Context: an optimization exercise on an open-source flow, tuned for small area, a short achievable clock period and few clock cycles. The choices shown serve that exercise and are no tape-out recipe. Where RTL was checked, it was by simulation tests only, not by an equivalence proof against the original. Not every run is shown, and edits may drop behaviour that the tests do not exercise. No functional check of the RTL was part of runs 2 to 4.

### PDN straps and rails, run 1

(0.5 px per um) Pins as bars on the die edge.
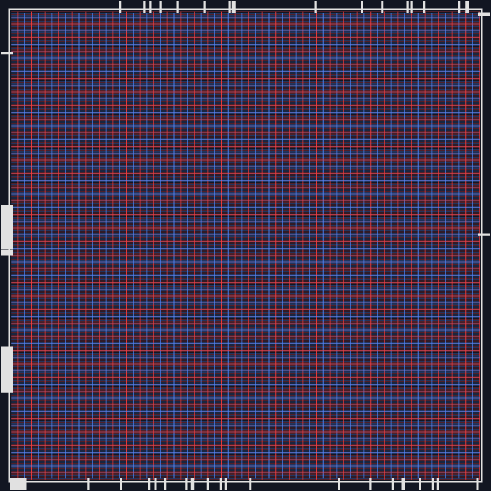
### Sequential cells grouped by signal name, run 1

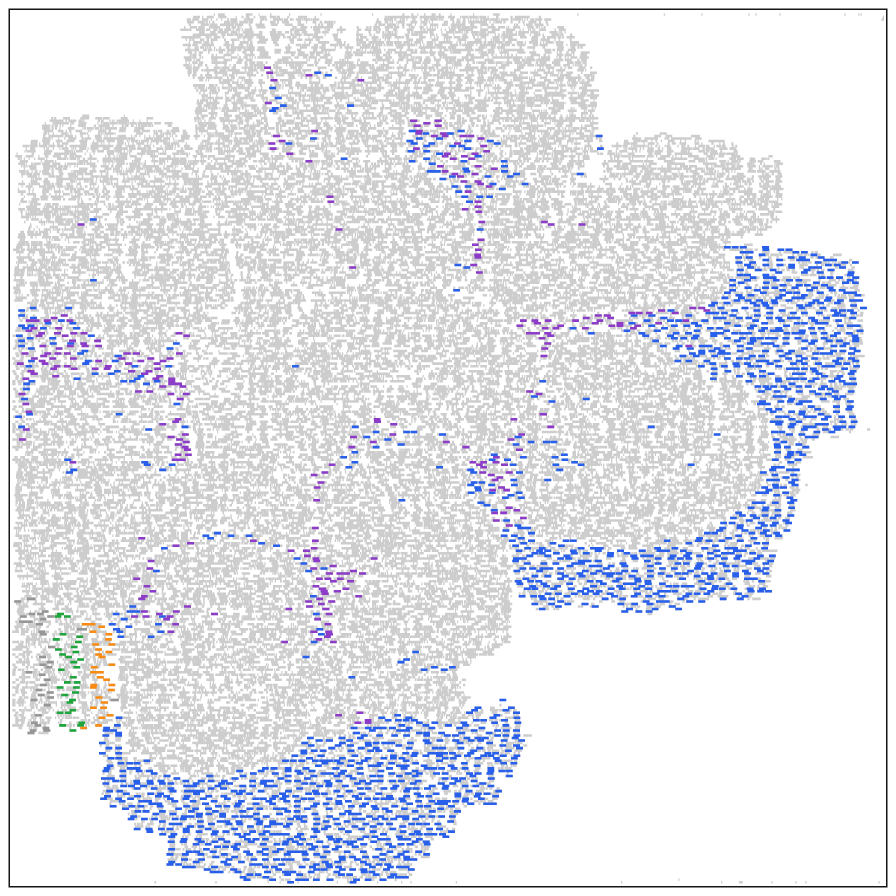
### Wiring by layer, run 1

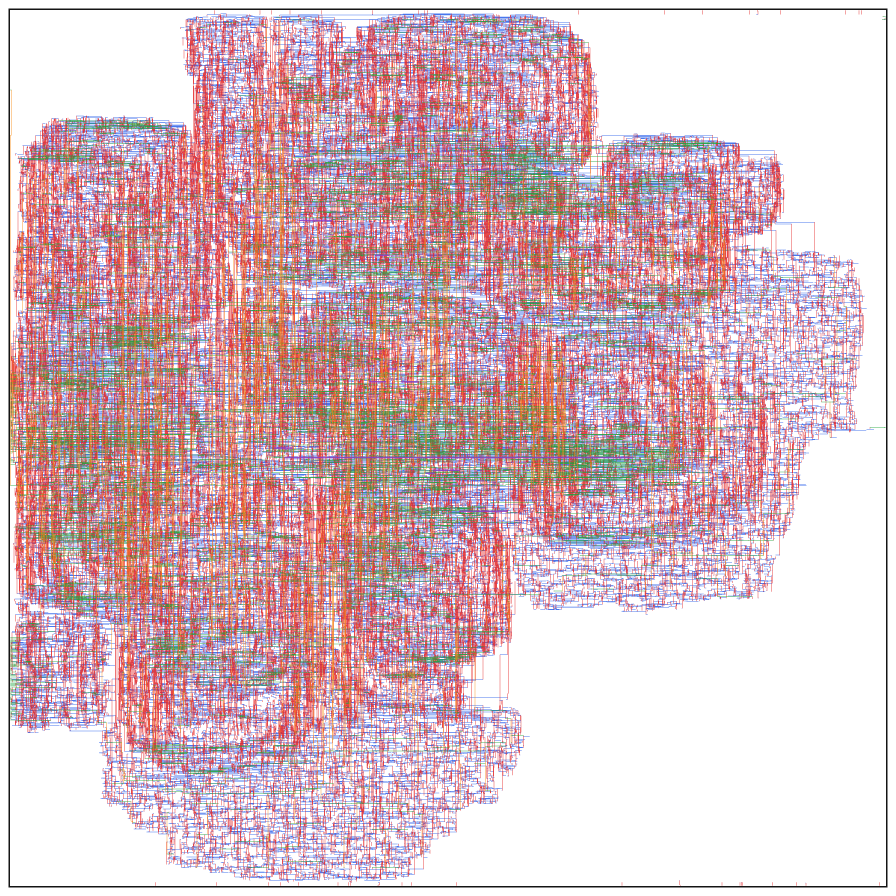
### Local utilization, run 1

24 x 24 tiles, from black (low) to pale yellow (high), 0 to 100% covered.
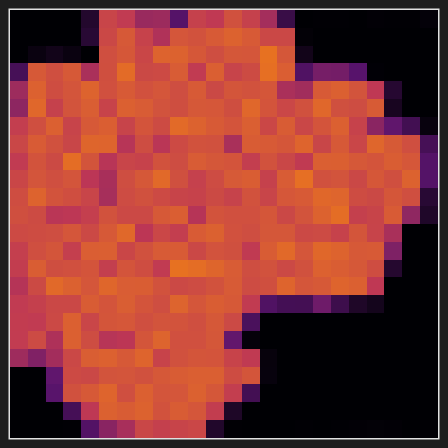
[design/flow/config.mk]
export PLATFORM = sky130hd
export DESIGN_NAME = conv_yt
export DESIGN_NICKNAME = conv_yt
export VERILOG_FILES = /design/flow/design.v
export SDC_FILE = /design/flow/constraint.sdc
export NUM_CORES = 4
export LEC_CHECK = 0
export CAP_MARGIN = 20
export CORE_MARGIN = 2
export CORE_UTILIZATION = 40
export SLEW_MARGIN = 20
[design/flow/constraint.sdc]
create_clock -name core_clock -period 26.0 [get_ports {clk}]
set_input_delay 5.2000 -clock core_clock [delete_from_list [all_inputs] [get_ports {clk}]]
set_output_delay 5.2000 -clock core_clock [all_outputs]
set_load 0.01 [all_outputs]
[design/flow/design.v]
module conv_yt(
input             rst,
input             clk, 
output            M0_R_req,
output     [31:0] M0_addr,
input      [31:0] M0_R_data,
output     [3:0]  M0_W_req,
output     [31:0] M0_W_data,
output            M1_R_req,
output     [31:0] M1_addr,
input      [31:0] M1_R_data,
output reg [3:0]  M1_W_req,
output     [31:0] M1_W_data,
input             start,
output reg        finish
);
parameter [2:0] STATE_IDLE   = 3'b000,
                STATE_SETW   = 3'b001,
                STATE_CAL    = 3'b010,
                STATE_FINISH = 3'b011;
reg               weights_write_latched;
reg               buff_write_latched;
reg        [31:0] licnt;
reg        [31:0] limit;
reg               stop_M1_W;
reg        [31:0] delay_weight2;
reg        [31:0] weight_delay;
reg        [31:0] delay_buff;
reg        [31:0] delay_buff2;
reg        [ 2:0] state;
reg        [ 2:0] nxt_state;
reg               setw_b;
reg        [31:0] cnt;
reg               cnt_rst;
reg signed [31:0] weights         [0: 9];
reg signed [31:0] buff            [0:58];
wire        [31:0]partial_product_round[0:8]; 
wire        [63:0]partial_product [0: 8];
reg               weights_input;
reg               buff_write;
reg               weights_write;
wire              state_setw_done;
wire              state_cal_done;
wire       [31:0] out;
integer           i;
reg               licnt_write;
assign partial_product[0] = buff[0] * weights[0];
assign partial_product[1] = buff[1] * weights[1];
assign partial_product[2] = buff[2] * weights[2];
assign partial_product[3] = buff[28] * weights[3];
assign partial_product[4] = buff[29] * weights[4];
assign partial_product[5] = buff[30] * weights[5];
assign partial_product[6] = buff[56] * weights[6];
assign partial_product[7] = buff[57] * weights[7];
assign partial_product[8] = buff[58] * weights[8];
assign partial_product_round[0] = partial_product[0][47:16] + {31'b0 , partial_product[0][15]};
assign partial_product_round[1] = partial_product[1][47:16] + {31'b0 , partial_product[1][15]};
assign partial_product_round[2] = partial_product[2][47:16] + {31'b0 , partial_product[2][15]};
assign partial_product_round[3] = partial_product[3][47:16] + {31'b0 , partial_product[3][15]};
assign partial_product_round[4] = partial_product[4][47:16] + {31'b0 , partial_product[4][15]};
assign partial_product_round[5] = partial_product[5][47:16] + {31'b0 , partial_product[5][15]};
assign partial_product_round[6] = partial_product[6][47:16] + {31'b0 , partial_product[6][15]};
assign partial_product_round[7] = partial_product[7][47:16] + {31'b0 , partial_product[7][15]};
assign partial_product_round[8] = partial_product[8][47:16] + {31'b0 , partial_product[8][15]};
assign out = partial_product_round[0] + partial_product_round[1] + partial_product_round[2] +
             partial_product_round[3] + partial_product_round[4] + partial_product_round[5] +
             partial_product_round[6] + partial_product_round[7] + partial_product_round[8] +
             weights[9];
assign M0_R_req   = 1'b1;
assign M0_W_req   = 4'b0000;
assign M0_W_data  = 32'b0;
assign M1_R_req   = 1'b1;
assign M0_addr    = weights_input ? {20'b0, licnt, 2'b0} : {20'b0, cnt + 10'd784, 2'b0};
assign M1_addr    = {20'b0, cnt-32'd56 ,2'b0};
assign M1_W_data  = out;
assign state_setw_done   = cnt == 32'd9;
assign state_cal_done    = cnt == 32'd783;
reg    [31:0]  M1_addr_delay2;
reg    [31:0]  M1_addr_delay;
always @(posedge clk) begin
    if (~rst) state <= STATE_IDLE;
    else      state <= nxt_state;
end
always @(*) begin
    nxt_state = state;
    case(state)
        STATE_IDLE  :   nxt_state = start                ? STATE_SETW     : STATE_IDLE;
        STATE_SETW  :   nxt_state = state_setw_done      ? STATE_CAL      : STATE_SETW;
        STATE_CAL   :   nxt_state = state_cal_done       ? STATE_FINISH   : STATE_CAL;
        STATE_FINISH:   nxt_state = STATE_IDLE;
    endcase
end
always @(*) begin
    cnt_rst       = 1'b0;
    weights_write = 1'b0;
    buff_write    = 1'b0;
    finish        = 1'b0;
    M1_W_req      = 4'b0000;
    licnt_write   = 1'b0;
    weights_input = 1'b0;
    case(state)
        STATE_IDLE:   begin 
            cnt_rst       = start;
        end
        STATE_SETW:   begin 
            cnt_rst       = state_setw_done;
            weights_write = 1'b1;
            weights_input = 1'b0;
        end
        STATE_CAL:    begin 
            cnt_rst       = state_cal_done;
            buff_write    = 1'b1;
            licnt_write   = 1'b1;
            weights_input = 1'b1;
            if((licnt>=58)&&stop_M1_W==1'b1)begin
                M1_W_req  = 4'b1111;
            end
        end
        STATE_FINISH: begin 
            finish            = 1'b1;
        end
    endcase
end
always @(posedge clk) begin
    if (~rst) begin
        buff_write_latched <= 1'b0;
    end
    else begin
        buff_write_latched <= buff_write;
    end
end
always @(posedge clk) begin
    if (~rst) begin
        weights_write_latched <= 1'b0;
    end
    else begin
        weights_write_latched <= weights_write;
    end
end
always @(posedge clk) begin
    if (~licnt_write) begin
        limit     <= 32'd30;
        licnt     <= 32'b0;
    end
    else begin
        if(licnt==783||licnt==784)begin
            stop_M1_W <= 1'b1;
        end
        else begin
            if(licnt<=limit)begin
                if(licnt < limit-1)begin
                    licnt <= licnt + 32'b1;
                stop_M1_W <= 1'b1;
            end
                else begin
                    licnt <= licnt + 32'b1;
                    stop_M1_W <= 1'b0;
                end
            end
            else begin
                licnt <= licnt + 32'b1;
                stop_M1_W <= 1'b1;
                limit <= limit + 28;
            end
        end
    end
end
always @(posedge clk) begin
    if (~rst) begin
        cnt <= 32'b0;
    end
    else begin
        if(cnt_rst==1)begin
            cnt <= 32'b0;
        end
        else begin
            if(licnt!=limit)begin
                if(licnt!=limit+1)begin
                   cnt <= cnt + 32'b1;
                end
            end
        end
    end
end
always @(posedge clk) begin
    if (~rst) begin
        for (i = 0; i < 10; i = i + 1) begin
            weights[i] <= 32'b0;
        end
    end
    else begin
        if (weights_write_latched) begin
            weights[9] <= M0_R_data;
            for (i = 0; i < 9; i = i + 1) begin
                weights[i] <= weights[i + 1];
            end
        end
    end
end
always @(posedge clk) begin
    if (~rst) begin
        for (i = 0; i < 59; i = i + 1) begin
            buff[i] <= 32'b0;
        end
    end
    else begin
        if (buff_write_latched) begin 
            buff[58]   <= M0_R_data;
            for (i = 0; i < 58; i = i + 1) begin
                buff[i] <= buff[i + 1];
            end
        end
    end
end
endmodule
[design/flow/run.sh]
#!/bin/bash
# synth_recipe.tcl (not shown) runs the flow's synth.tcl, then flattens the netlist and writes it again
# the make line also repeats each setting of config.mk as NAME=value (left out here)
make -C /OpenROAD-flow-scripts/flow DESIGN_CONFIG=/design/flow/config.mk WORK_HOME=/design/flow/orfs CLKGATE_MAP_FILE= SYNTH_SCRIPT=/design/flow/synth_recipe.tcl finish
==> run_results.csv, run 1 <==
group,metric,value,unit
timing,setup_violations,0,
timing,hold_viol,0,
placement,dpl_worst_slack,3.79,ns
logic_synthesis,synth_area_leaders,"fa_1 44%, dfxtp_1 13%, inv_1 8.3%",
detailed_routing,vias_per_cell,5.08,
timing,hold_ws,0.396,ns
logic_synthesis,synth_top_area_share,0.443,
cts,cts_max_path_buffers,4,
logic_synthesis,synth_area_leader_cell,"fa_1",
setup_path,endpoint_kind,"primary output",
min_path,hold_class,"flip-flop to flip-flop",
setup_path,cp.arrival,18.37,ns
timing,finClkSkew,0.136,ns
setup_path,crit-reg2reg-launch,"buff_write_latched$_SDFF_PN0_",
logic_synthesis,ys_warn_count,3,
logic_synthesis,synth_xor_area_frac,0.0194,
cts,cts_tree,"done",
setup_path,rrSetupSlack,19.01,ns
setup_path,crit_type,"flip-flop to primary output",
status,status,"no timing/DRC/antenna violations",
cts,cts_htree_levels,5,
cts,cts_made_buffers,279,
layout,fillerInstances,84500,
layout,fin_cells,47400,
floorplanning,row_count,344,
cts,clk_latency,1.01,ns
placement,io_buffer_count,131,
global_routing,grt_pass1_vias,264000,
floorplanning,dieArea,0.887,mm2
cts,clk_pin_slew,0.06,ns
setup_path,crit_fanout,24,
setup_path,worst_setup_path_start_kind,"flip-flop",
timing,tightest_slew,1.33,ns
setup_path,critPathMaxStageDelay,0.96,ns
layout,drive_gt1_frac,0.0347,
logic_synthesis,synth_seq_cells,2307,
layout,fin_nets,44900,
logic_synthesis,yosys.area_share.simple,0.168,
logic_synthesis,synth_compound_area_frac,0.0131,
logic_synthesis,syn_area,0.352,mm2
timing,fin_ws,2.43,ns
setup_path,rr_endpoint,"buff[6][29]$_SDFFE_PN0P_",
cts,cts_resized,0,
logic_synthesis,synth_seq_area_share,0.131,
detailed_routing,final_antenna_net_count,0,
detailed_routing,dr.pass1.iters,6,
detailed_routing,drt-initial-drc-count,16900,
setup_path,crit_path_frequent_cell,"fa_1",
cts,post_cts_buffers,0,
timing,max_freq,42.4,MHz
placement,gp_congestion,0.978,
global_routing,overflow,0,
logic_synthesis,synth_cells,36600,
cts,cts_hold_buf,0,
logic_synthesis,synthAdderAreaFrac,0.498,
min_path,min_from,"buff[22][28]$_SDFFE_PN0P_",
flow_run,maxCapViolCount,0,
placement,dp_hpwl,787000,um
logic_synthesis,synth-edff-count,1,
placement,dpl-instance-area,0.365,mm2
detailed_routing,drc,0,
logic_synthesis,synth_cell_types,83,
layout,area_growth,6.37,%
logic_synthesis,synth_top_family_by_area,"adder cells",
logic_synthesis,synthArstFlopShare,0,
setup_path,critPathSlowestCell,"a221oi_1",
logic_synthesis,synth_mux_area_frac,0.0630,
timing,grt_setup_unrepaired,"false",
timing,period_share,0.906,
logic_synthesis,syn_avg_cell_area,9.61,um2
global_routing,grt_max_degree,284,
setup_path,cp.required,20.80,ns
min_path,worstHoldPathCells,2,
setup_path,r2r_cells,9,
min_path,whs_endpoint,"buff[21][28]$_SDFFE_PN0P_",
cts,cts.sinks,2307,
global_routing,grt_antenna_before_repair,61,
global_routing,grt_pass1_wl,1630000,um
timing,relSlewSlack,0.109,
logic_synthesis,synth_ff_type,"dfxtp_1",
cts,root_buffer,"clkbuf_16",
floorplanning,io_pins,206,
placement,dp.cells,46800,
timing,slew_viol_final,0,
layout,stdcell_area,0.374,mm2
timing,setup-tns-final,0,ns
timing,fin_crit,23.57,ns
Testbench counts for the RTL of run 1, summed over its fixed seeds: cycles 20,400.
Back to the opening pictures, 'PDN straps and rails':
[VDD] blue
[VSS] red
rows: 344
met1 rails: 345
met4 straps: 69
die height: 942 um
Die X: 942 um

Back to the opening pictures, 'Sequential cells grouped by signal name':
[buff] blue | placed flops: 1888 | where: widely spread
[weights] purple | placed flops: 320
[licnt] green | placed flops: 32 | where: bottom left
[limit] orange | placed flops: 30 | where: bottom left
fin util: 0.427
Seq area share: 0.124
register area: 0.0463 mm2

Back to the opening pictures, 'Wiring by layer':
[met2] red | wire length: 471 mm
[met5] purple | wire length: 639 um
[met4] orange | wire length: 63.2 mm
[met1] blue | wire length: 423 mm
[met3] green | wire length: 97.4 mm
WL final: 1050000 um
Vias: 240000
GRT Total Usage: 0.240
Avg WL per Cell: 22.3 um

Back to the opening pictures, 'Local utilization':
emptiest ninth of the die: bottom right
fullest tile: 67%
nearly empty tiles: 24%
mean over tiles: 41%
area of the core: 0.877 mm2
Initial Utilization: 0.401

[run 1: metal layers]
metal	GRT usage	vias up	routed length (um)	part of all wire
met5	0.000693	-	639	0.00061
met2	0.379	9498	471000	0.45
met1	0.311	125000	423000	0.40
met4	0.113	34	63200	0.060
li1	-	104000	-	-
met3	0.0588	2233	97400	0.092
[run 1: kinds of logic (layout without fill, tap and decap cells)]
kind of cell | after synthesis | in the layout
AOI/OAI and AO/OA | 709 | 709
adders and majority gates | 9334 | 9334
muxes | 2214 | 2214
other | 2 | 85
DFF | 2307 | 2307
buffers and inverters | 9965 | 9023
and+or+nand+nor | 11300 | 11300
xor gates and xnor gates | 774 | 774
[run 1: placed cells by master, fill, tap and decap left out, drive strengths merged, types with 16 or more instances in the layout]
master and n:
nor3 90, o21ai 145, clkdlybuf4s50 130, nand2b 119, and2 3852, inv 7775, a21oi 197, clkinv 51
nand3 85, a211oi 23, bufinv 17, diode 43, nor4 22, o21bai 19, a21o 118, nor2 255
conb 42, and3 36, o21a 74, a21boi 17, or3 33, nand2 4324, clkbuf 382, xor2 205
ha 1542, dfxtp 2306, nand4 59, xnor2 567, o211ai 16, or2 36, nor2b 2368, mux2i 2210
buf 658, fa 7792
[run 1: critical path, delay by kind of cell (launching register included)]
| family | cells | cell delay (ns) |
|---|---|---|
| DFF | 1 | 0.81 |
| adders and majority gates | 14 | 7.42 |
| AOI/OAI and AO/OA | 10 | 2.78 |
| and+or+nand+nor | 4 | 0.50 |
| buffers and inverters | 7 | 1.54 |
| xor gates and xnor gates | 14 | 4.20 |
[run 1: flip-flops by register name, summed over array words and instances, names as in the netlist, named ones only]
signal	count
weights	320
state	1
weights_write_latched	1
licnt	32
cnt	32
limit	30
buff	1888
buff_write_latched	1
stop_M1_W	1
[run 1: worst max-delay path by stage]
stage	end	from	slack, ns	depth (start not counted)
after floorplan	M1_W_data[31]	buff[2][22]$_SDFFE_PN0P_	8.09	46
final	M1_W_data[31]	buff[58][6]$_SDFFE_PN0P_	2.43	49
after detailed placement	M1_W_data[31]	buff[58][19]$_SDFFE_PN0P_	3.79	51
after global routing	M1_W_data[31]	buff[29][15]$_SDFFE_PN0P_	1.99	48
after CTS	M1_W_data[31]	buff[58][19]$_SDFFE_PN0P_	2.56	48
after global placement	M1_W_data[31]	buff[58][19]$_SDFFE_PN0P_	3.83	48
[run 1: synthesized netlist by cell type, drive strengths merged, types with 74 or more instances]
cell / instances
xnor2: 567
nand2b: 119
mux2i: 2210
fa: 7792
inv: 7748
a21oi: 197
and2: 3852
nor2: 255
o21a: 74
nor2b: 2368
xor2: 205
ha: 1542
dfxtp: 2306
o21ai: 145
a21o: 118
nand3: 85
nor3: 90
nand2: 4324
buf: 188
clkbuf: 2029
[run 1: area by class of cell]
| class | count | area [um2] | area share |
|---|---|---|---|
| antenna | 43 | 108 | 0.000287 |
| clock buffer | 382 | 7960 | 0.0213 |
| clock inverter | 105 | 1400 | 0.00374 |
| inverter | 7748 | 29100 | 0.0777 |
| multi-input combinational | 24400 | 269000 | 0.718 |
| sequential | 2307 | 46300 | 0.124 |
| tap | 11600 | 14500 | 0.0387 |
| timing repair buffer | 788 | 6380 | 0.0170 |
==> run 2: too many edits to list; what changed since run 1 <==
design/flow/design.v: 215 -> 2106 lines; modules unchanged: 0
  conv_yt: edited, 215 -> 178 lines
  mac9: new, 1928 lines
==> module conv_yt as of run 2 <==
module conv_yt(
input             rst,
input             clk,
output            M0_R_req,
output     [31:0] M0_addr,
input      [31:0] M0_R_data,
output     [3:0]  M0_W_req,
output     [31:0] M0_W_data,
output            M1_R_req,
output     [31:0] M1_addr,
input      [31:0] M1_R_data,
output reg [3:0]  M1_W_req,
output     [31:0] M1_W_data,
input             start,
output reg        finish
);
localparam [1:0] S_IDLE = 2'd0, S_LOAD = 2'd1, S_PIX = 2'd2;
function [9:0] waddr;
    input [3:0] k;
    case (k)
        4'd0: waddr = 10'd787;
        4'd1: waddr = 10'd790;
        4'd2: waddr = 10'd784;
        4'd3: waddr = 10'd788;
        4'd4: waddr = 10'd791;
        4'd5: waddr = 10'd785;
        4'd6: waddr = 10'd789;
        4'd7: waddr = 10'd792;
        4'd8: waddr = 10'd786;
        4'd9: waddr = 10'd793;
        default: waddr = 10'd0;
    endcase
endfunction
reg  [1:0]  st;
reg  [3:0]  k;           
reg  [9:0]  raddr;       
reg  [2:0]  ph;          
reg  [4:0]  x;           
reg         nar;         
reg         dld_v;       
reg  [3:0]  dld_k;
reg         dlw;         
reg         d_v, d_pass, d_col, d_wr, d_last;
reg         m_v, m_pass, m_col, m_wr, m_last;
reg  [31:0] px;                  
reg  [31:0] s0 [0:2];            
reg  [31:0] s1 [0:2];
reg  [31:0] s2 [0:2];
reg  [31:0] bias;
reg  [31:0] acc0, acc1, acc2;
reg  [31:0] outd;
reg         wr_r;
reg         fin_r;
reg  [9:0]  widx;
wire last_ph = (ph == (nar ? 3'd2 : 3'd5));
wire r_last  = (raddr == 10'd783) && last_ph;
wire narrow_new = (s2[2][31:17] == {15{s2[2][31]}});
always @(posedge clk) begin
    if (~rst) begin
        st    <= S_IDLE;
        k     <= 4'd0;
        raddr <= waddr(4'd0);
        ph    <= 3'd0;
        x     <= 5'd0;
        dld_v <= 1'b0;
        d_v   <= 1'b0;
    end else begin
        dld_v <= 1'b0;
        d_v   <= 1'b0;
        case (st)
        S_IDLE: begin
            if (start) begin
                st    <= S_LOAD;
                k     <= 4'd1;
                raddr <= waddr(4'd1);
                dld_v <= 1'b1;
                dld_k <= 4'd0;
            end
        end
        S_LOAD: begin
            dld_v <= 1'b1;
            dld_k <= k;
            k     <= k + 4'd1;
            raddr <= waddr(k + 4'd1);
            if (k == 4'd9) begin
                st <= S_PIX;
                ph <= 3'd0;
                x  <= 5'd0;
            end
        end
        default: begin
            d_v    <= 1'b1;
            d_pass <= ph[2] | (ph == 3'd3);
            d_col  <= last_ph;
            d_wr   <= (x >= 5'd2);
            d_last <= r_last;
            if (last_ph) begin
                ph <= 3'd0;
                x  <= (x == 5'd27) ? 5'd0 : x + 5'd1;
                raddr <= raddr - 10'd55;
            end else begin
                ph <= ph + 3'd1;
                raddr <= (ph == 3'd2) ? raddr - 10'd56 : raddr + 10'd28;
            end
            if (r_last) begin
                st    <= S_IDLE;
                raddr <= waddr(4'd0);
            end
        end
        endcase
    end
end
always @(posedge clk) begin
    s0[0] <= s1[0]; s0[1] <= s1[1]; s0[2] <= s1[2];
    s1[0] <= s2[0]; s1[1] <= s2[1]; s1[2] <= s2[2];
    if (dld_v && dld_k != 4'd9) begin
        s2[0] <= s0[1]; s2[1] <= s0[2]; s2[2] <= M0_R_data;
    end else begin
        s2[0] <= s0[0]; s2[1] <= s0[1]; s2[2] <= s0[2];
    end
    if (dld_v && dld_k == 4'd9) bias <= M0_R_data;
    dlw <= dld_v && dld_k != 4'd9;
    if (st == S_IDLE) nar <= 1'b1;
    else if (dlw) nar <= nar & narrow_new;
    px <= M0_R_data;
end
wire [18:0] e0 = m_pass ? {{4{s0[0][31]}}, s0[0][31:17]} : {s0[0][17:0], 1'b0};
wire [18:0] e1 = m_pass ? {{4{s0[1][31]}}, s0[1][31:17]} : {s0[1][17:0], 1'b0};
wire [18:0] e2 = m_pass ? {{4{s0[2][31]}}, s0[2][31:17]} : {s0[2][17:0], 1'b0};
wire [47:0] a0 = m_pass ? {18'b0, acc0[31:2]} : {acc0, 16'b0};
wire [47:0] a1 = m_pass ? {18'b0, acc1[31:2]} : {acc1, 16'b0};
wire [47:0] a2 = m_pass ? {18'b0, acc2[31:2]} : {acc2, 16'b0};
wire [47:0] t0, t1, t2;
mac9 u0(.x(px), .e(e0), .a(a0), .rnd(~m_pass), .s(t0));
mac9 u1(.x(px), .e(e1), .a(a1), .rnd(~m_pass), .s(t1));
mac9 u2(.x(px), .e(e2), .a(a2), .rnd(~m_pass), .s(t2));
wire [31:0] r0 = m_pass ? {t0[29:0], acc0[1:0]} : t0[47:16];
wire [31:0] r1 = m_pass ? {t1[29:0], acc1[1:0]} : t1[47:16];
wire [31:0] r2 = m_pass ? {t2[29:0], acc2[1:0]} : t2[47:16];
always @(posedge clk) begin
    if (~rst) begin
        m_v  <= 1'b0;
        wr_r <= 1'b0;
        fin_r <= 1'b0;
    end else begin
        m_v   <= d_v;
        wr_r  <= m_v & m_col & m_wr;
        fin_r <= m_v & m_last;
    end
    m_pass <= d_pass;
    m_col  <= d_col;
    m_wr   <= d_wr;
    m_last <= d_last;
    if (m_col | ~m_v) begin
        acc0 <= bias;
        acc1 <= r0;
        acc2 <= r1;
    end else begin
        acc0 <= r0;
        acc1 <= r1;
        acc2 <= r2;
    end
    outd <= r2;
    if (st == S_IDLE && start) widx <= 10'd0;
    else if (wr_r) widx <= widx + 10'd1;
end
assign M0_R_req  = 1'b1;
assign M0_addr   = {20'b0, raddr, 2'b0};
assign M0_W_req  = 4'b0000;
assign M0_W_data = 32'b0;
assign M1_R_req  = 1'b1;
assign M1_addr   = {20'b0, widx, 2'b0};
assign M1_W_data = outd;
always @(*) begin
    M1_W_req = {4{wr_r}};
    finish   = fin_r;
end
endmodule
--- a/design/flow/config.mk
+++ b/design/flow/config.mk
@@ -6,4 +6,5 @@
 export NUM_CORES = 4
 export LEC_CHECK = 0
+export ABC_AREA = 1
 export CAP_MARGIN = 20
 export CORE_MARGIN = 2
==> run 2 against run 1 <==
- register-to-register slack got worse by 3.5 ns
- maximum frequency up 120%
- sequential share of layout area is 3.0 points higher
- synthesized cell count fell by 76%
- cell count decreased by 77%
- critical path depth down 17
- clock skew down 0.065 ns
- non-clock buffer count decreased by 574
- critical endpoint is now acc1[23]$_DFF_P_
==> run_results.csv, run 2 <==
group,metric,value,unit
detailed_routing,vias_per_cell,5.73,
setup_path,critPathMaxStageDelay,0.65,ns
detailed_routing,wl_per_cell,25.6,um
detailed_routing,dr.pass1.iters,8,
logic_synthesis,synth_cells,8915,
logic_synthesis,synth_seq_area_share,0.162,
floorplanning,row_count,151,
cts,clk_latency,0.68,ns
timing,period_share,0.405,
cts,cts_made_buffers,50,
timing,setup_violations,0,
setup_path,worst_setup_path_start_kind,"flip-flop",
detailed_routing,final_antenna_net_count,0,
global_routing,grt_max_degree,77,
layout,mostFrequentLayoutCell,"nand2_1",
global_routing,grt_pass1_wl,410000,um
placement,dp_hpwl,202000,um
detailed_routing,drc,0,
layout,top_regs,"s0 x96, s1 x96, s2 x96",
detailed_routing,drt-initial-drc-count,6914,
timing,max_freq,95.0,MHz
logic_synthesis,synth_area_leaders,"fa_1 23%, dfxtp_1 14%, xor2_1 11%",
placement,dpl_worst_slack,15.90,ns
logic_synthesis,synth_cell_types,53,
timing,fin_ws,15.48,ns
timing,setup-tns-final,0,ns
logic_synthesis,synthTopCellsByCount,"1643 x nand2_1, 1570 x inv_1, 846 x xor2_1",
logic_synthesis,syn_avg_cell_area,7.66,um2
floorplanning,die_x,417,um
layout,final_cell_mix,"1617 x nand2_1, 1567 x inv_1, 846 x xor2_1, 774 x fa_1, 726 x o22ai_1",
timing,finClkSkew,0.0716,ns
logic_synthesis,synthArstFlopShare,0,
floorplanning,dieArea,0.174,mm2
setup_path,endpoint_kind,"flip-flop",
setup_path,cp.required,26.48,ns
logic_synthesis,syn_area,0.0683,mm2
cts,cts.sinks,533,
global_routing,grt_antenna_before_repair,5,
logic_synthesis,synth_top_area_share,0.227,
cts,root_buffer,"clkbuf_16",
logic_synthesis,synth_most_common_cell,"nand2_1",
cts,cts_max_path_buffers,3,
placement,gp_congestion,1.05,
setup_path,crit_path_frequent_cell,"nand2_1",
timing,hold_viol,0,
layout,drive_gt1_frac,0.0525,
cts,cts_hold_buf,0,
cts,cts_tree,"done",
status,status,"no timing/DRC/antenna violations",
global_routing,grt_pass1_vias,63000,
placement,io_buffer_count,91,
floorplanning,die_h,417,um
setup_path,crit_fanout,76,
cts,post_cts_buffers,0,
min_path,hold_class,"flip-flop to flip-flop",
logic_synthesis,synth_area_leader_cell,"fa_1",
logic_synthesis,synth-edff-count,40,
timing,relSlewSlack,0.221,
setup_path,crit_type,"flip-flop to flip-flop",
layout,fin_nets,9843,
floorplanning,io_pins,206,
cts,cts_htree_levels,2,
floorplanning,start_util,0.403,
setup_path,critPathSlowestCell,"inv_6",
timing,tightest_slew,1.16,ns
timing,slew_viol_final,0,
logic_synthesis,synth_seq_cells,533,
layout,area_growth,5.70,%
layout,n_antenna_cell,0,
cts,clk_pin_slew,0.07,ns
logic_synthesis,synth_ff_type,"dfxtp_1",
flow_run,maxCapViolCount,0,
floorplanning,coreArea,0.169,mm2
logic_synthesis,ys_warn_count,4,
global_routing,overflow,0,
timing,grt_setup_unrepaired,"false",
cts,cts_resized,0,
timing,fin_crit,10.52,ns
setup_path,cp.arrival,11.00,ns
[run 2: worst max-delay path: cells and delay by family (launching register included)]
family,cells,cell delay (ns)
AOI/OAI and AO/OA,4,1.28
xor gates and xnor gates,1,0.23
adders and majority gates,6,2.86
buffers and inverters,10,3.44
DFF,1,0.57
and+or+nand+nor,11,1.77
[run 2: final timing paths]
path                      from           endpoint  cells past startpoint  slack, ns
max             m_pass$_DFF_P_   acc1[23]$_DFF_P_                     32      15.48
min          s2[0][21]$_DFF_P_  s1[0][21]$_DFF_P_                      0       0.29
max reg2reg     m_pass$_DFF_P_   acc1[23]$_DFF_P_                     32      15.48
min reg2reg  s2[0][21]$_DFF_P_  s1[0][21]$_DFF_P_                      0       0.29
[run 2: per-layer routing]
| layer | track usage | vias to the layer above | share of wire |
|---|---|---|---|
| li1 | - | 27500 | - |
| met4 | 0.202 | 8 | 0.074 |
| met1 | 0.399 | 30500 | 0.39 |
| met2 | 0.480 | 3706 | 0.43 |
| met5 | 0 | - | 0.00021 |
| met3 | 0.0796 | 876 | 0.11 |
[run 2: layout make-up]
cell class / count / area, um2
flip-flops and latches: 533 / 11100
clock buffers: 61 / 1320
well taps: 2218 / 2780
inverters: 1623 / 6100
fillers: 17200 / 97300
clock inverters: 30 / 368
repair buffers: 214 / 1830
multi-input cells: 6246 / 48700
[run 2: logic make-up after synthesis]
| group | Yosys count | synth area share |
|---|---|---|
| AND/OR/NAND/NOR | 2668 | 0.161 |
| buffers and inverters | 2216 | 0.131 |
| AO/OA/AOI/OAI | 1442 | 0.135 |
| adder cells (fa/ha/maj) | 1108 | 0.288 |
| XOR/XNOR | 937 | 0.120 |
| flip-flops | 533 | 0.162 |
| multiplexers | 9 | 0.00141 |
| other | 2 | 0.000110 |
[run 2: metrics by stage]
stage / instances / hold WS, ns / cell area (um2) / utilization
6_report: 10900 / 0.292 / 72200 / 0.426
5_1_grt: 10900 / 0.302 / 72200 / 0.426
4_1_cts: 10900 / 0.302 / 72200 / 0.426
3_5_place_dp: 10800 / 0.312 / 70500 / 0.416
3_3_place_gp: 10800 / 0.310 / 70500 / 0.416
2_1_floorplan: 8995 / 0.310 / 68600 / -
### Wiring by layer, run 2

(1 px per um)
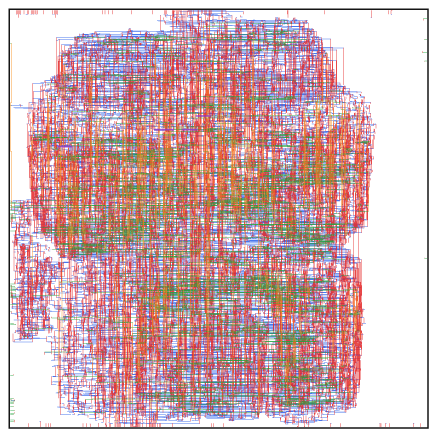
[met1] blue | wire length: 109 mm
[met4] orange | wire length: 20.8 mm
[met5] purple | wire length: 58.9 um
[met2] red | wire length: 120 mm
[met3] green | wire length: 30.2 mm
GRT Total Usage: 0.316
Vias: 62600
WL final: 280000 um

### A small window of the routed layout, run 2

Region (288, 79) to (338, 129) um. Cells in grey, sequential cells in the stronger grey; small squares are vias.
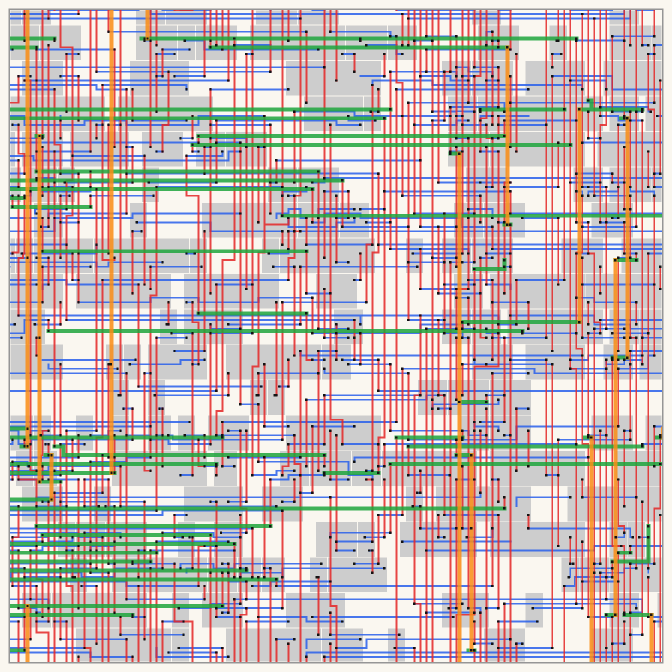
[met4] orange
[met2] red
[met3] green
[met1] blue
cells with their middle in the window: 158
most frequent: xor2_1 (37), inv_1 (37)
sequential cells in the window: 0

### Sequential cells grouped by signal name, run 2

(2 px per um)
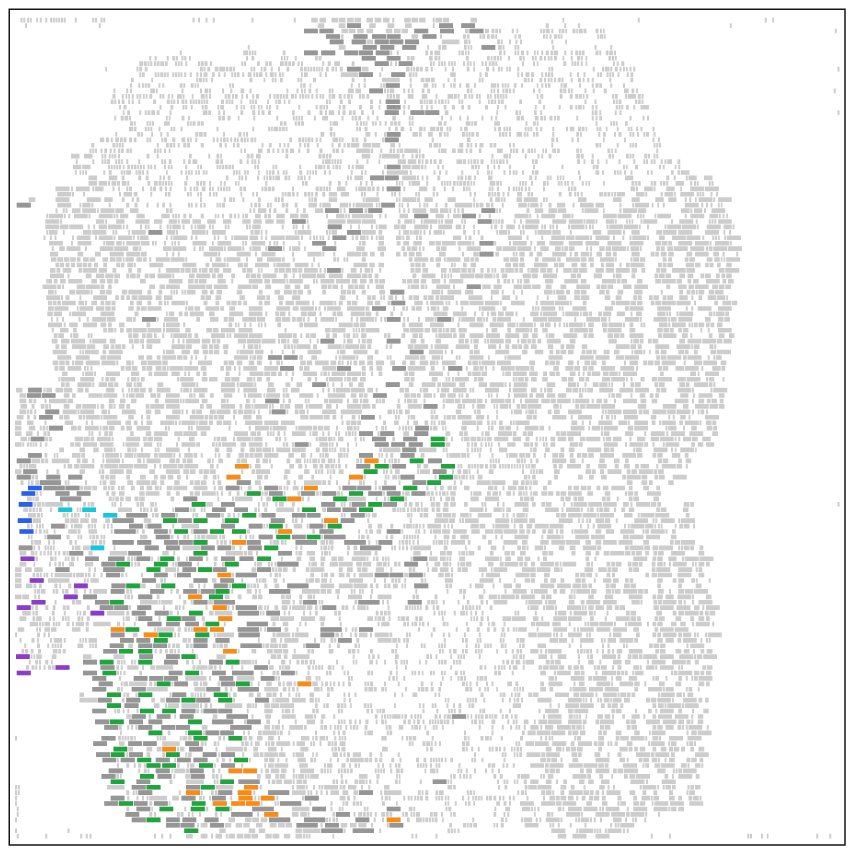

## Run 3: what changed since run 2
--- a/design/flow/config.mk
+++ b/design/flow/config.mk
@@ -10,3 +10,4 @@
 export CORE_MARGIN = 2
 export CORE_UTILIZATION = 40
+export GPL_TIMING_DRIVEN = 0
 export SLEW_MARGIN = 20
### Sequential cells grouped by signal name, run 3

(2 px per um)
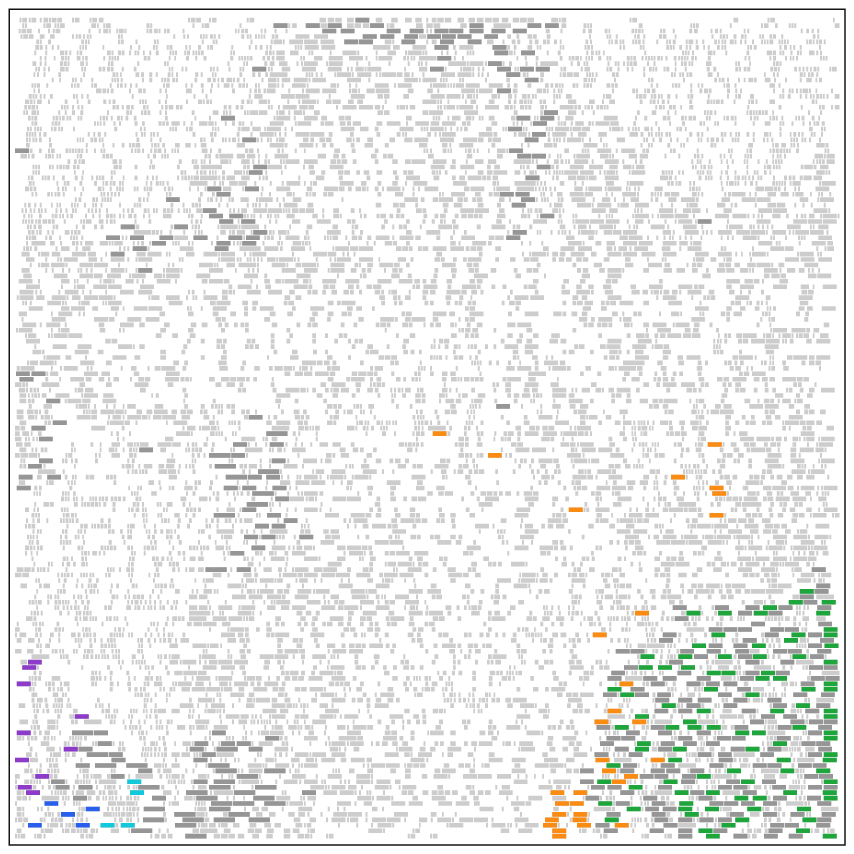
[raddr] purple | placed flops: 10 | where: bottom left
[k] cyan | placed flops: 4 | where: bottom left
[s0] green | placed flops: 96 | where: bottom right
[x] blue | placed flops: 5 | where: bottom left
[px] orange | placed flops: 32
register area: 0.0111 mm2
Seq area share: 0.148
fin util: 0.442

==> run 3 against run 2 <==
- register-to-register slack better by 0.85 ns
- count of clock-buffer cells in the layout up 25
- via count up 12%
- highest routed layer unchanged
==> run_results.csv, run 3 <==
group,metric,value,unit
setup_path,rrSetupSlack,16.33,ns
logic_synthesis,synth_cells,8915,
logic_synthesis,synthArstFlopShare,0,
cts,cts_htree_levels,2,
floorplanning,start_util,0.403,
global_routing,grt_pass1_wl,579000,um
setup_path,crit_fanout,10,
setup_path,cp-startpoint,"m_pass$_DFF_P_",
detailed_routing,drc,0,
cts,clk_pin_slew,0.07,ns
logic_synthesis,synth_area_leaders,"fa_1 23%, dfxtp_1 14%, xor2_1 11%",
cts,cts_made_buffers,61,
placement,dpl-instance-area,0.0727,mm2
logic_synthesis,synth_ff_type,"dfxtp_1",
setup_path,endpoint_kind,"flip-flop",
floorplanning,coreArea,0.169,mm2
flow_run,maxCapViolCount,0,
floorplanning,die_x,417,um
detailed_routing,dr.pass1.iters,8,
global_routing,grt_pass1_vias,67300,
timing,tightest_slew,1.40,ns
layout,drive_gt1_frac,0.0819,
cts,post_cts_buffers,0,
min_path,worstHoldPathCells,0,
timing,hold_viol,0,
setup_path,crit_type,"flip-flop to flip-flop",
min_path,whs_endpoint,"s0[1][2]$_DFF_P_",
placement,io_buffer_count,91,
logic_synthesis,synth_seq_cells,533,
layout,stdcell_area,0.0749,mm2
cts,cts_hold_buf,0,
cts,cts_resized,0,
min_path,min_from,"s1[1][2]$_DFF_P_",
setup_path,critPathMaxStageDelay,0.79,ns
layout,final_cell_mix,"1643 x nand2_1, 1570 x inv_1, 846 x xor2_1, 774 x fa_1, 726 x o22ai_1",
detailed_routing,vias,70300,
floorplanning,row_count,151,
floorplanning,dieArea,0.174,mm2
detailed_routing,final_antenna_net_count,0,
placement,dp.cells,11300,
detailed_routing,drt-initial-drc-count,10600,
setup_path,r2r_cells,28,
global_routing,grt_usage,0.492,
timing,hold_ws,0.304,ns
logic_synthesis,synth-edff-count,40,
logic_synthesis,synth_seq_area_share,0.162,
setup_path,cp.required,26.68,ns
floorplanning,die_h,417,um
logic_synthesis,synth_top_area_share,0.227,
cts,cts_tree,"done",
cts,clk_latency,0.82,ns
placement,dp_hpwl,348000,um
logic_synthesis,synth_most_common_cell,"nand2_1",
logic_synthesis,synth_cell_types,53,
timing,finClkSkew,0.0886,ns
logic_synthesis,synth_area_leader_cell,"fa_1",
status,status,"no timing/DRC/antenna violations",
### Path with the least slack, run 3

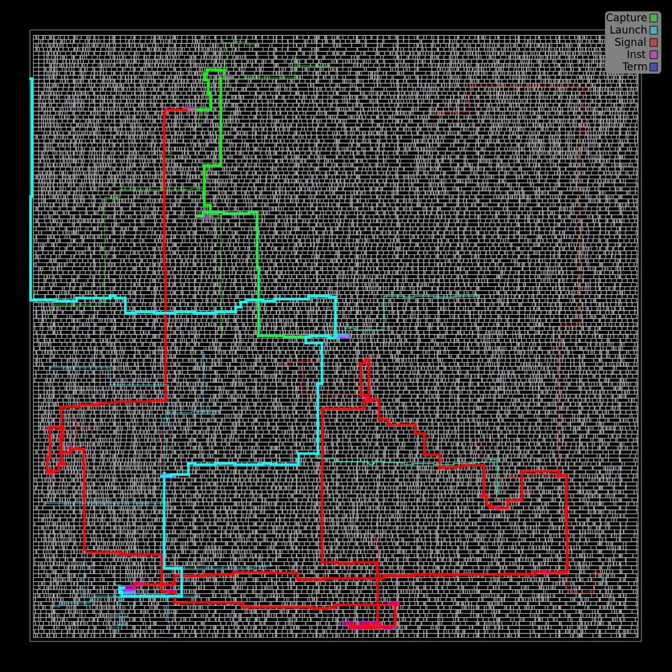
fin worst setup slack: 16.33 ns
clock period minus worst slack: 9.67 ns
final setup TNS: 0 ns

[run 3: cell count changes in the layout (fill, tap and decap cells not counted), sizes merged]
cell | previous run | this run
clkinv | 15 | 20
buf | 123 | 392
clkinvlp | 2 | 3
inv | 1632 | 1626
bufinv | 4 | 3
clkbuf | 61 | 307
diode | 0 | 31
[run 3: worst max path at each step]
stage | slack, ns | to
6_report | 16.33 | acc1[12]$_DFF_P_
5_1_grt | 16.40 | acc1[12]$_DFF_P_
4_1_cts | 16.72 | acc2[14]$_DFF_P_
3_5_place_dp | 16.79 | acc2[14]$_DFF_P_
3_3_place_gp | 16.39 | acc1[3]$_DFF_P_
2_1_floorplan | 19.54 | outd[25]$_DFF_P_
[run 3: logic make-up after synthesis]
| group | synth area share |
|---|---|
| buf+inv | 0.131 |
| xor+xnor | 0.120 |
| flops | 0.162 |
| compound gates | 0.135 |
| other cells | 0.000110 |
| fa+ha+maj | 0.288 |
| mux | 0.00141 |
| simple gates | 0.161 |
[run 3: area by class of cell]
cell class	instances	area (um2)
well taps	2218	2780
multi-input cells	6246	48600
repair buffers	111	1130
clock buffers	86	1730
clock inverters	29	350
flip-flops and latches	533	11100
diodes	31	77.6
fillers	17800	94600
plain buffers	593	3090
inverters	1623	6090
[run 3: metal layers]
metal	wire length, um	global-route usage	up-vias
li1	-	-	28600
met1	161000	0.591	34300
met2	168000	0.669	5659
met3	65300	0.243	1722
met4	42000	0.367	46
met5	756	0.0183	-
[run 3: worst max-delay path, delay by kind of cell (launching register included)]
kind,cells,cell delay [ns]
fa+ha+maj,7,3.62
simple gates,9,1.94
buf+inv,8,1.88
compound gates,3,0.95
xor+xnor,1,0.79
flops,1,0.32
--- run 4: outline of the changes from run 3 ---
design/flow/design.v: 2106 -> 2294 lines; modules unchanged: 0
  conv_yt: edited, 178 -> 201 lines
  mac10: new, 2093 lines
  removed: mac9
==> module conv_yt as of run 4 <==
module conv_yt(
input             rst,
input             clk,
output            M0_R_req,
output     [31:0] M0_addr,
input      [31:0] M0_R_data,
output     [3:0]  M0_W_req,
output     [31:0] M0_W_data,
output            M1_R_req,
output     [31:0] M1_addr,
input      [31:0] M1_R_data,
output reg [3:0]  M1_W_req,
output     [31:0] M1_W_data,
input             start,
output reg        finish
);
localparam [1:0] S_IDLE = 2'd0, S_LOAD = 2'd1, S_PIX = 2'd2;
function [9:0] waddr;
    input [3:0] k;
    case (k)
        4'd0: waddr = 10'd787;
        4'd1: waddr = 10'd790;
        4'd2: waddr = 10'd784;
        4'd3: waddr = 10'd788;
        4'd4: waddr = 10'd791;
        4'd5: waddr = 10'd785;
        4'd6: waddr = 10'd789;
        4'd7: waddr = 10'd792;
        4'd8: waddr = 10'd786;
        4'd9: waddr = 10'd793;
        default: waddr = 10'd0;
    endcase
endfunction
reg  [1:0]  st;
reg  [3:0]  k;           
reg  [9:0]  raddr;       
reg  [2:0]  ph;          
reg  [4:0]  x;           
reg         nar;         
reg         dld_v;       
reg  [3:0]  dld_k;
reg         dlw;         
reg         d_v, d_pass, d_col, d_wr, d_last;
reg         m_v, m_pass, m_col, m_wr, m_last;
reg  [31:0] s0 [0:2];            
reg  [31:0] s1 [0:2];
reg  [31:0] s2 [0:2];
reg  [31:0] bias;
reg  [31:0] acc0, acc1, acc2;
reg  [31:0] outd;
reg         wr_r;
reg         fin_r;
reg  [9:0]  widx;
wire last_ph = (ph == (nar ? 3'd2 : 3'd5));
wire r_last  = (raddr == 10'd783) && last_ph;
wire narrow_new = (s2[2][31:19] == {13{s2[2][31]}});
always @(posedge clk) begin
    if (~rst) begin
        st    <= S_IDLE;
        k     <= 4'd0;
        raddr <= waddr(4'd0);
        ph    <= 3'd0;
        x     <= 5'd0;
        dld_v <= 1'b0;
        d_v   <= 1'b0;
    end else begin
        dld_v <= 1'b0;
        d_v   <= 1'b0;
        case (st)
        S_IDLE: begin
            if (start) begin
                st    <= S_LOAD;
                k     <= 4'd1;
                raddr <= waddr(4'd1);
                dld_v <= 1'b1;
                dld_k <= 4'd0;
            end
        end
        S_LOAD: begin
            dld_v <= 1'b1;
            dld_k <= k;
            k     <= k + 4'd1;
            raddr <= waddr(k + 4'd1);
            if (k == 4'd9) begin
                st <= S_PIX;
                ph <= 3'd0;
                x  <= 5'd0;
            end
        end
        default: begin
            d_v    <= 1'b1;
            d_pass <= ph[2] | (ph == 3'd3);
            d_col  <= last_ph;
            d_wr   <= (x >= 5'd2);
            d_last <= r_last;
            if (last_ph) begin
                ph <= 3'd0;
                x  <= (x == 5'd27) ? 5'd0 : x + 5'd1;
                raddr <= raddr - 10'd55;
            end else begin
                ph <= ph + 3'd1;
                raddr <= (ph == 3'd2) ? raddr - 10'd56 : raddr + 10'd28;
            end
            if (r_last) begin
                st    <= S_IDLE;
                raddr <= waddr(4'd0);
            end
        end
        endcase
    end
end
always @(posedge clk) begin
    s0[0] <= s1[0]; s0[1] <= s1[1]; s0[2] <= s1[2];
    s1[0] <= s2[0]; s1[1] <= s2[1]; s1[2] <= s2[2];
    if (dld_v && dld_k != 4'd9) begin
        s2[0] <= s0[1]; s2[1] <= s0[2]; s2[2] <= M0_R_data;
    end else begin
        s2[0] <= s0[0]; s2[1] <= s0[1]; s2[2] <= s0[2];
    end
    if (dld_v && dld_k == 4'd9) bias <= M0_R_data;
    dlw <= dld_v && dld_k != 4'd9;
    if (st == S_IDLE) nar <= 1'b1;
    else if (dlw) nar <= nar & narrow_new;
end
function [29:0] benc;    
    input [20:0] e;
    integer g;
    begin
        for (g = 0; g < 10; g = g + 1) begin
            benc[g]      = e[2*g+2];
            benc[10 + g] = e[2*g+1] ^ e[2*g];
            benc[20 + g] = (e[2*g+2] & ~e[2*g+1] & ~e[2*g]) | (~e[2*g+2] & e[2*g+1] & e[2*g]);
        end
    end
endfunction
function [20:0] wsel;
    input        hi;
    input [31:0] w;
    wsel = hi ? {{8{w[31]}}, w[31:19]} : {w[19:0], 1'b0};
endfunction
reg  [29:0] dg0, dg1, dg2;
reg  [31:0] px0, px1n, px2;      
reg         m_passn;             
always @(posedge clk) begin
    dg0 <= benc(wsel(d_pass, s1[0]));
    dg1 <= benc(wsel(d_pass, s1[1]));
    dg2 <= benc(wsel(d_pass, s1[2]));
    px0  <= M0_R_data;
    px1n <= ~M0_R_data;
    if (d_v) px2 <= M0_R_data;
    m_passn <= ~d_pass;
end
wire [47:0] a0 = m_pass ? {20'b0, acc0[31:4]} : {acc0, 16'b0};
wire [47:0] a1 = m_pass ? {20'b0, acc1[31:4]} : {acc1, 16'b0};
wire [47:0] a2 = m_pass ? {20'b0, acc2[31:4]} : {acc2, 16'b0};
wire [47:0] t0, t1, t2;
mac10 u0(.x(px0),  .neg(dg0[9:0]), .one(dg0[19:10]), .two(dg0[29:20]), .a(a0), .rnd(m_passn), .s(t0));
mac10 u1(.x(~px1n), .neg(dg1[9:0]), .one(dg1[19:10]), .two(dg1[29:20]), .a(a1), .rnd(m_passn), .s(t1));
mac10 u2(.x(px2),  .neg(dg2[9:0]), .one(dg2[19:10]), .two(dg2[29:20]), .a(a2), .rnd(m_passn), .s(t2));
wire [31:0] r0 = m_passn ? t0[47:16] : {t0[27:0], acc0[3:0]};
wire [31:0] r1 = m_passn ? t1[47:16] : {t1[27:0], acc1[3:0]};
wire [31:0] r2 = m_passn ? t2[47:16] : {t2[27:0], acc2[3:0]};
always @(posedge clk) begin
    if (~rst) begin
        m_v  <= 1'b0;
        wr_r <= 1'b0;
        fin_r <= 1'b0;
    end else begin
        m_v   <= d_v;
        wr_r  <= m_v & m_col & m_wr;
        fin_r <= m_v & m_last;
    end
    m_pass <= d_pass;
    m_col  <= d_col;
    m_wr   <= d_wr;
    m_last <= d_last;
    if (m_col | ~m_v) begin
        acc0 <= bias;
        acc1 <= r0;
        acc2 <= r1;
    end else begin
        acc0 <= r0;
        acc1 <= r1;
        acc2 <= r2;
    end
    outd <= r2;
    if (st == S_IDLE && start) widx <= 10'd0;
    else if (wr_r) widx <= widx + 10'd1;
end
assign M0_R_req  = 1'b1;
assign M0_addr   = {20'b0, raddr, 2'b0};
assign M0_W_req  = 4'b0000;
assign M0_W_data = 32'b0;
assign M1_R_req  = 1'b1;
assign M1_addr   = {20'b0, widx, 2'b0};
assign M1_W_data = outd;
always @(*) begin
    M1_W_req = {4{wr_r}};
    finish   = fin_r;
end
endmodule
--- a/design/flow/config.mk
+++ b/design/flow/config.mk
@@ -10,4 +10,3 @@
 export CORE_MARGIN = 2
 export CORE_UTILIZATION = 40
-export GPL_TIMING_DRIVEN = 0
 export SLEW_MARGIN = 20
### Wiring by layer, run 4

(1 px per um)
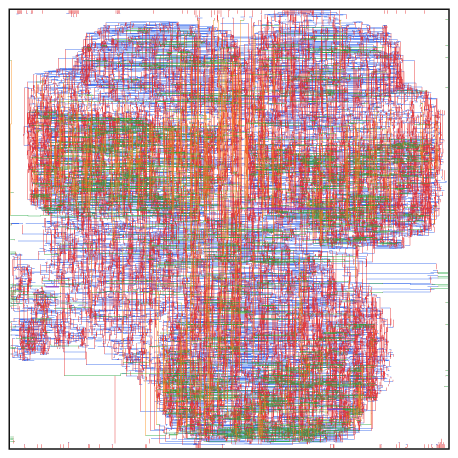
[met3] green | wire length: 32.0 mm
[met4] orange | wire length: 18300 um
[met2] red | wire length: 131 mm
[met1] blue | wire length: 122 mm
[met5] purple | wire length: 123 um
Vias: 67600
WL final: 303000 um
Avg WL per Cell: 25.3 um
GRT Total Usage: 0.311

==> run 4 against run 3 <==
- cell count increased by 4.5%
- die area increased by 10%
- area after synthesis increased by 10%
- global-route usage fell by 18 points
- still clean
- critical endpoint is now acc2[24]$_DFF_P_
- maximum frequency is 20% higher
- worst setup slack improved by 1.6 ns
- core utilization shrank 1.2 points
==> run_results.csv, run 4 <==
group,metric,value,unit
status,status,"no timing/DRC/antenna violations",
cts,cts_resized,0,
cts,cts_made_buffers,74,
global_routing,grt_max_degree,77,
floorplanning,row_count,159,
logic_synthesis,synth-edff-count,72,
layout,drive_gt1_frac,0.0428,
global_routing,grt_pass1_wl,444000,um
global_routing,grt_antenna_before_repair,16,
timing,finClkSkew,0.0656,ns
logic_synthesis,syn_avg_cell_area,7.79,um2
logic_synthesis,synth_ff_type,"dfxtp_1",
timing,relSlewSlack,0.158,
setup_path,worst_setup_path_start_kind,"flip-flop",
setup_path,cp.arrival,8.65,ns
setup_path,critPathSlowestCell,"clkinv_1",
timing,period_share,0.310,
logic_synthesis,synth_cells,9685,
detailed_routing,final_antenna_net_count,0,
cts,cts_max_path_buffers,3,
detailed_routing,drt-initial-drc-count,7723,
setup_path,crit_buf_inv,6,
cts,clk_pin_slew,0.06,ns
detailed_routing,vias_per_cell,5.64,
setup_path,crit_fanout,19,
cts,cts_htree_levels,3,
timing,setup_violations,0,
logic_synthesis,synth_seq_area_share,0.192,
timing,max_freq,124,MHz
floorplanning,die_h,438,um
setup_path,critical_path.top_delay_family,"adder cells",
layout,mostFrequentLayoutCell,"inv_1",
cts,root_buffer,"clkbuf_16",
timing,hold_viol,0,
detailed_routing,dr.pass1.iters,8,
layout,stdcell_area,0.0806,mm2
detailed_routing,routed.top_layer,"met5",
setup_path,r2r_cells,24,
detailed_routing,drt-met1-wl,122000,um
logic_synthesis,synth_cell_types,57,
setup_path,cp.required,26.60,ns
floorplanning,start_util,0.402,
logic_synthesis,synthArstFlopShare,0,
layout,fin_nets,10700,
timing,slew_viol_final,0,
floorplanning,die_x,438,um
setup_path,critPathMaxStageDelay,0.66,ns
detailed_routing,drc,0,
timing,tightest_slew,1.26,ns
setup_path,endpoint_kind,"flip-flop",
detailed_routing,routed-wl-met3,32000,um
setup_path,cp_num_cells,24,
logic_synthesis,synth_top_area_share,0.230,
layout,final_cell_mix,"1828 x inv_1, 1743 x nand2_1, 1003 x xor2_1, 919 x o22ai_1, 867 x fa_1",
floorplanning,coreArea,0.188,mm2
cts,post_cts_buffers,0,
cts,cts_hold_buf,0,
logic_synthesis,synth_seq_cells,688,
logic_synthesis,syn_area,0.0754,mm2
setup_path,crit_path_frequent_cell,"fa_1",
logic_synthesis,synth_area_leader_cell,"fa_1",
placement,dp_hpwl,226000,um
logic_synthesis,synth_most_common_cell,"inv_1",
logic_synthesis,synthTopCellsByCount,"1838 x inv_1, 1744 x nand2_1, 1003 x xor2_1",
placement,dpl-instance-area,0.0779,mm2
floorplanning,io_pins,206,
timing,setup-tns-final,0,ns
min_path,worstHoldPathCells,0,
placement,gp_congestion,1.03,
detailed_routing,wl_met2,131000,um
global_routing,overflow,0,
floorplanning,dieArea,0.192,mm2
timing,grt_setup_unrepaired,"false",
logic_synthesis,synth_area_leaders,"fa_1 23%, dfxtp_1 16%, xor2_1 12%",
layout,area_growth,6.90,%
min_path,hold_class,"flip-flop to flip-flop",
### Path with the least slack, run 4

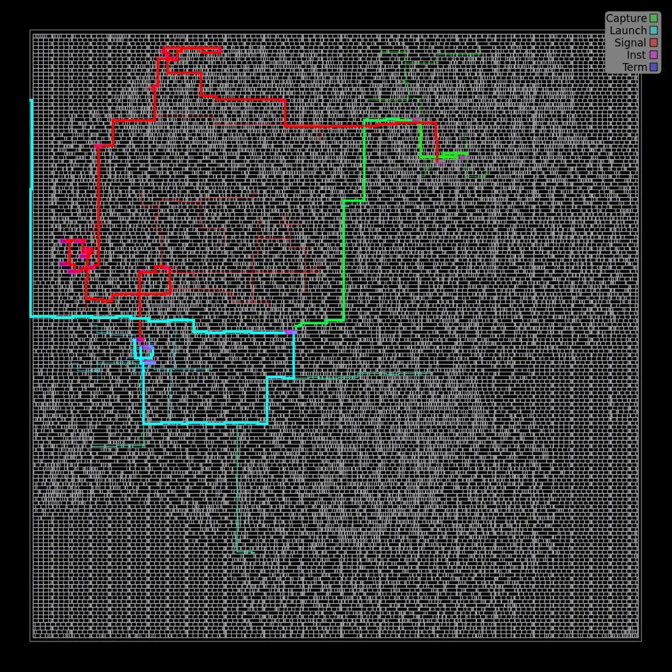
fin util: 0.430
Finished Layout Cells: 12000
clock period minus worst slack: 8.05 ns
fin worst setup slack: 17.95 ns

## run 4: cell types whose count changed after synthesis, moves of 123 or more
cell | before | now
inv_1 | 1570 | 1838
clkbuf_1 | 214 | 434
o22ai_1 | 726 | 919
xor2_1 | 846 | 1003
dfxtp_1 | 493 | 616
## run 4: path summary, 6_finish.rpt
path                                        start                 to  slack, ns
worst max register to register    dg1[13]$_DFF_P_   acc2[24]$_DFF_P_      17.95
worst min register to register  s2[0][31]$_DFF_P_  s1[0][31]$_DFF_P_       0.30
worst max-delay path              dg1[13]$_DFF_P_   acc2[24]$_DFF_P_      17.95
worst min-delay path            s2[0][31]$_DFF_P_  s1[0][31]$_DFF_P_       0.30
## run 4: layout make-up
| class | count | area, um2 |
|---|---|---|
| fill | 18900 | 107000 |
| multi-input combinational | 6555 | 51300 |
| sequential | 688 | 14500 |
| inverter | 1883 | 7070 |
| tap | 2495 | 3120 |
| clock buffer | 94 | 2070 |
| timing repair buffer | 224 | 1960 |
| clock inverter | 42 | 557 |
| antenna | 4 | 10.0 |
## run 4: kinds of logic after synthesis
logic type               after synthesis  synth area share
flip-flops                           688             0.192
buffers and inverters               2522             0.132
multiplexers                          23           0.00307
adder cells (fa/ha/maj)             1198             0.285
AO/OA/AOI/OAI                       1486             0.118
other                                  2         0.0000996
AND/OR/NAND/NOR                     2742             0.152
XOR/XNOR                            1024             0.119
## run 4: metrics by stage
stage / hold slack, ns / setup WS, ns
final: 0.304 / 17.95
after global routing: 0.325 / 17.80
after CTS: 0.313 / 18.22
after detailed placement: 0.312 / 18.29
after global placement: 0.310 / 18.25
after floorplan: 0.310 / 19.84
## run 4: metal layers
| layer | up-vias | global-route usage |
|---|---|---|
| met1 | 32800 | 0.414 |
| met2 | 4088 | 0.470 |
| met4 | 8 | 0.160 |
| li1 | 29700 | - |
| met5 | - | 0.00397 |
| met3 | 913 | 0.0697 |

==> layout pictures side by side <==
Local utilization.
Plate I
(1 px per um) 21 x 21 tiles, from black (low) to pale yellow (high), 0 to 100% covered.
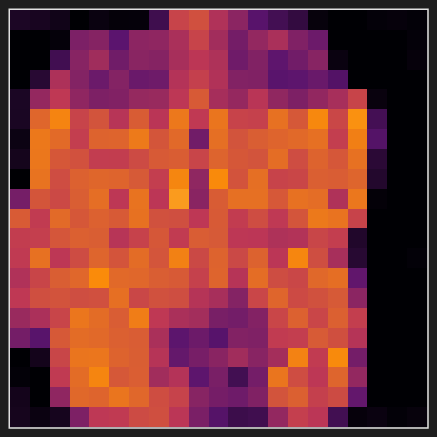
Plate II
22 x 22 tiles, from black (low) to pale yellow (high), 0 to 100% covered.
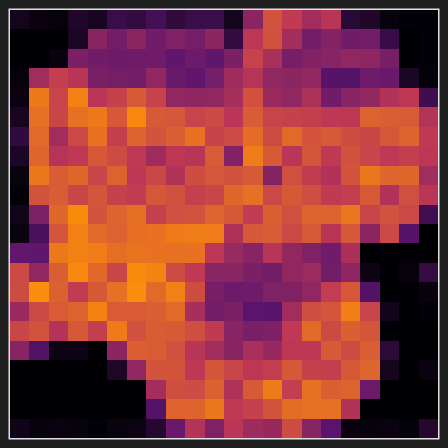
Plate III
(1 px per um) 21 x 21 tiles, from black (low) to pale yellow (high), 0 to 100% covered.
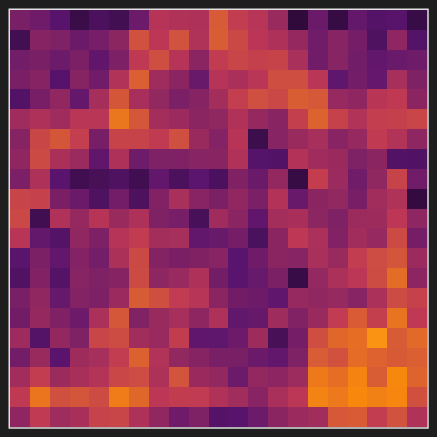
Run 2 is Plate I.
Run 4 is Plate II.
Run 3 is Plate III.

## static timing again, ports no longer ideal
How much do the figures lean on ideal ports? The routed layouts below were timed once more, with nothing changed but the port constraints.
Step 1 (the two cells are an assumption about what drives the block):
set clk [get_ports {clk}]
set_driving_cell -lib_cell sky130_fd_sc_hd__clkbuf_16 $clk
set_driving_cell -lib_cell sky130_fd_sc_hd__buf_2 [delete_from_list [all_inputs] $clk]
Step 2, shift: input delay + t, output delay - t, t = (earliest + latest rising clock arrival at the registers) / 2. This alone moves slack from input paths to output paths.
Three values: no drivers, after step 1, after step 2; two values: the first two.
run | t, ns | setup WS [ns] | worst hold slack (ns) | worst data-port slew with drivers (ns)
run 1 | 1.118 | 2.433 / 2.283 / 3.401 | 0.396 / 0.396 / 0.396 | 0.11
run 2 | 0.712 | 15.476 / 15.476 / 15.476 | 0.292 / 0.292 / 0.292 | 0.06
run 3 | 0.861 | 16.329 / 16.329 / 16.329 | 0.304 / 0.304 / 0.304 | 0.05
run 4 | 0.742 | 17.953 / 17.953 / 17.953 | 0.304 / 0.304 / 0.304 | 0.06
After both steps setup and hold are still met in every run listed.
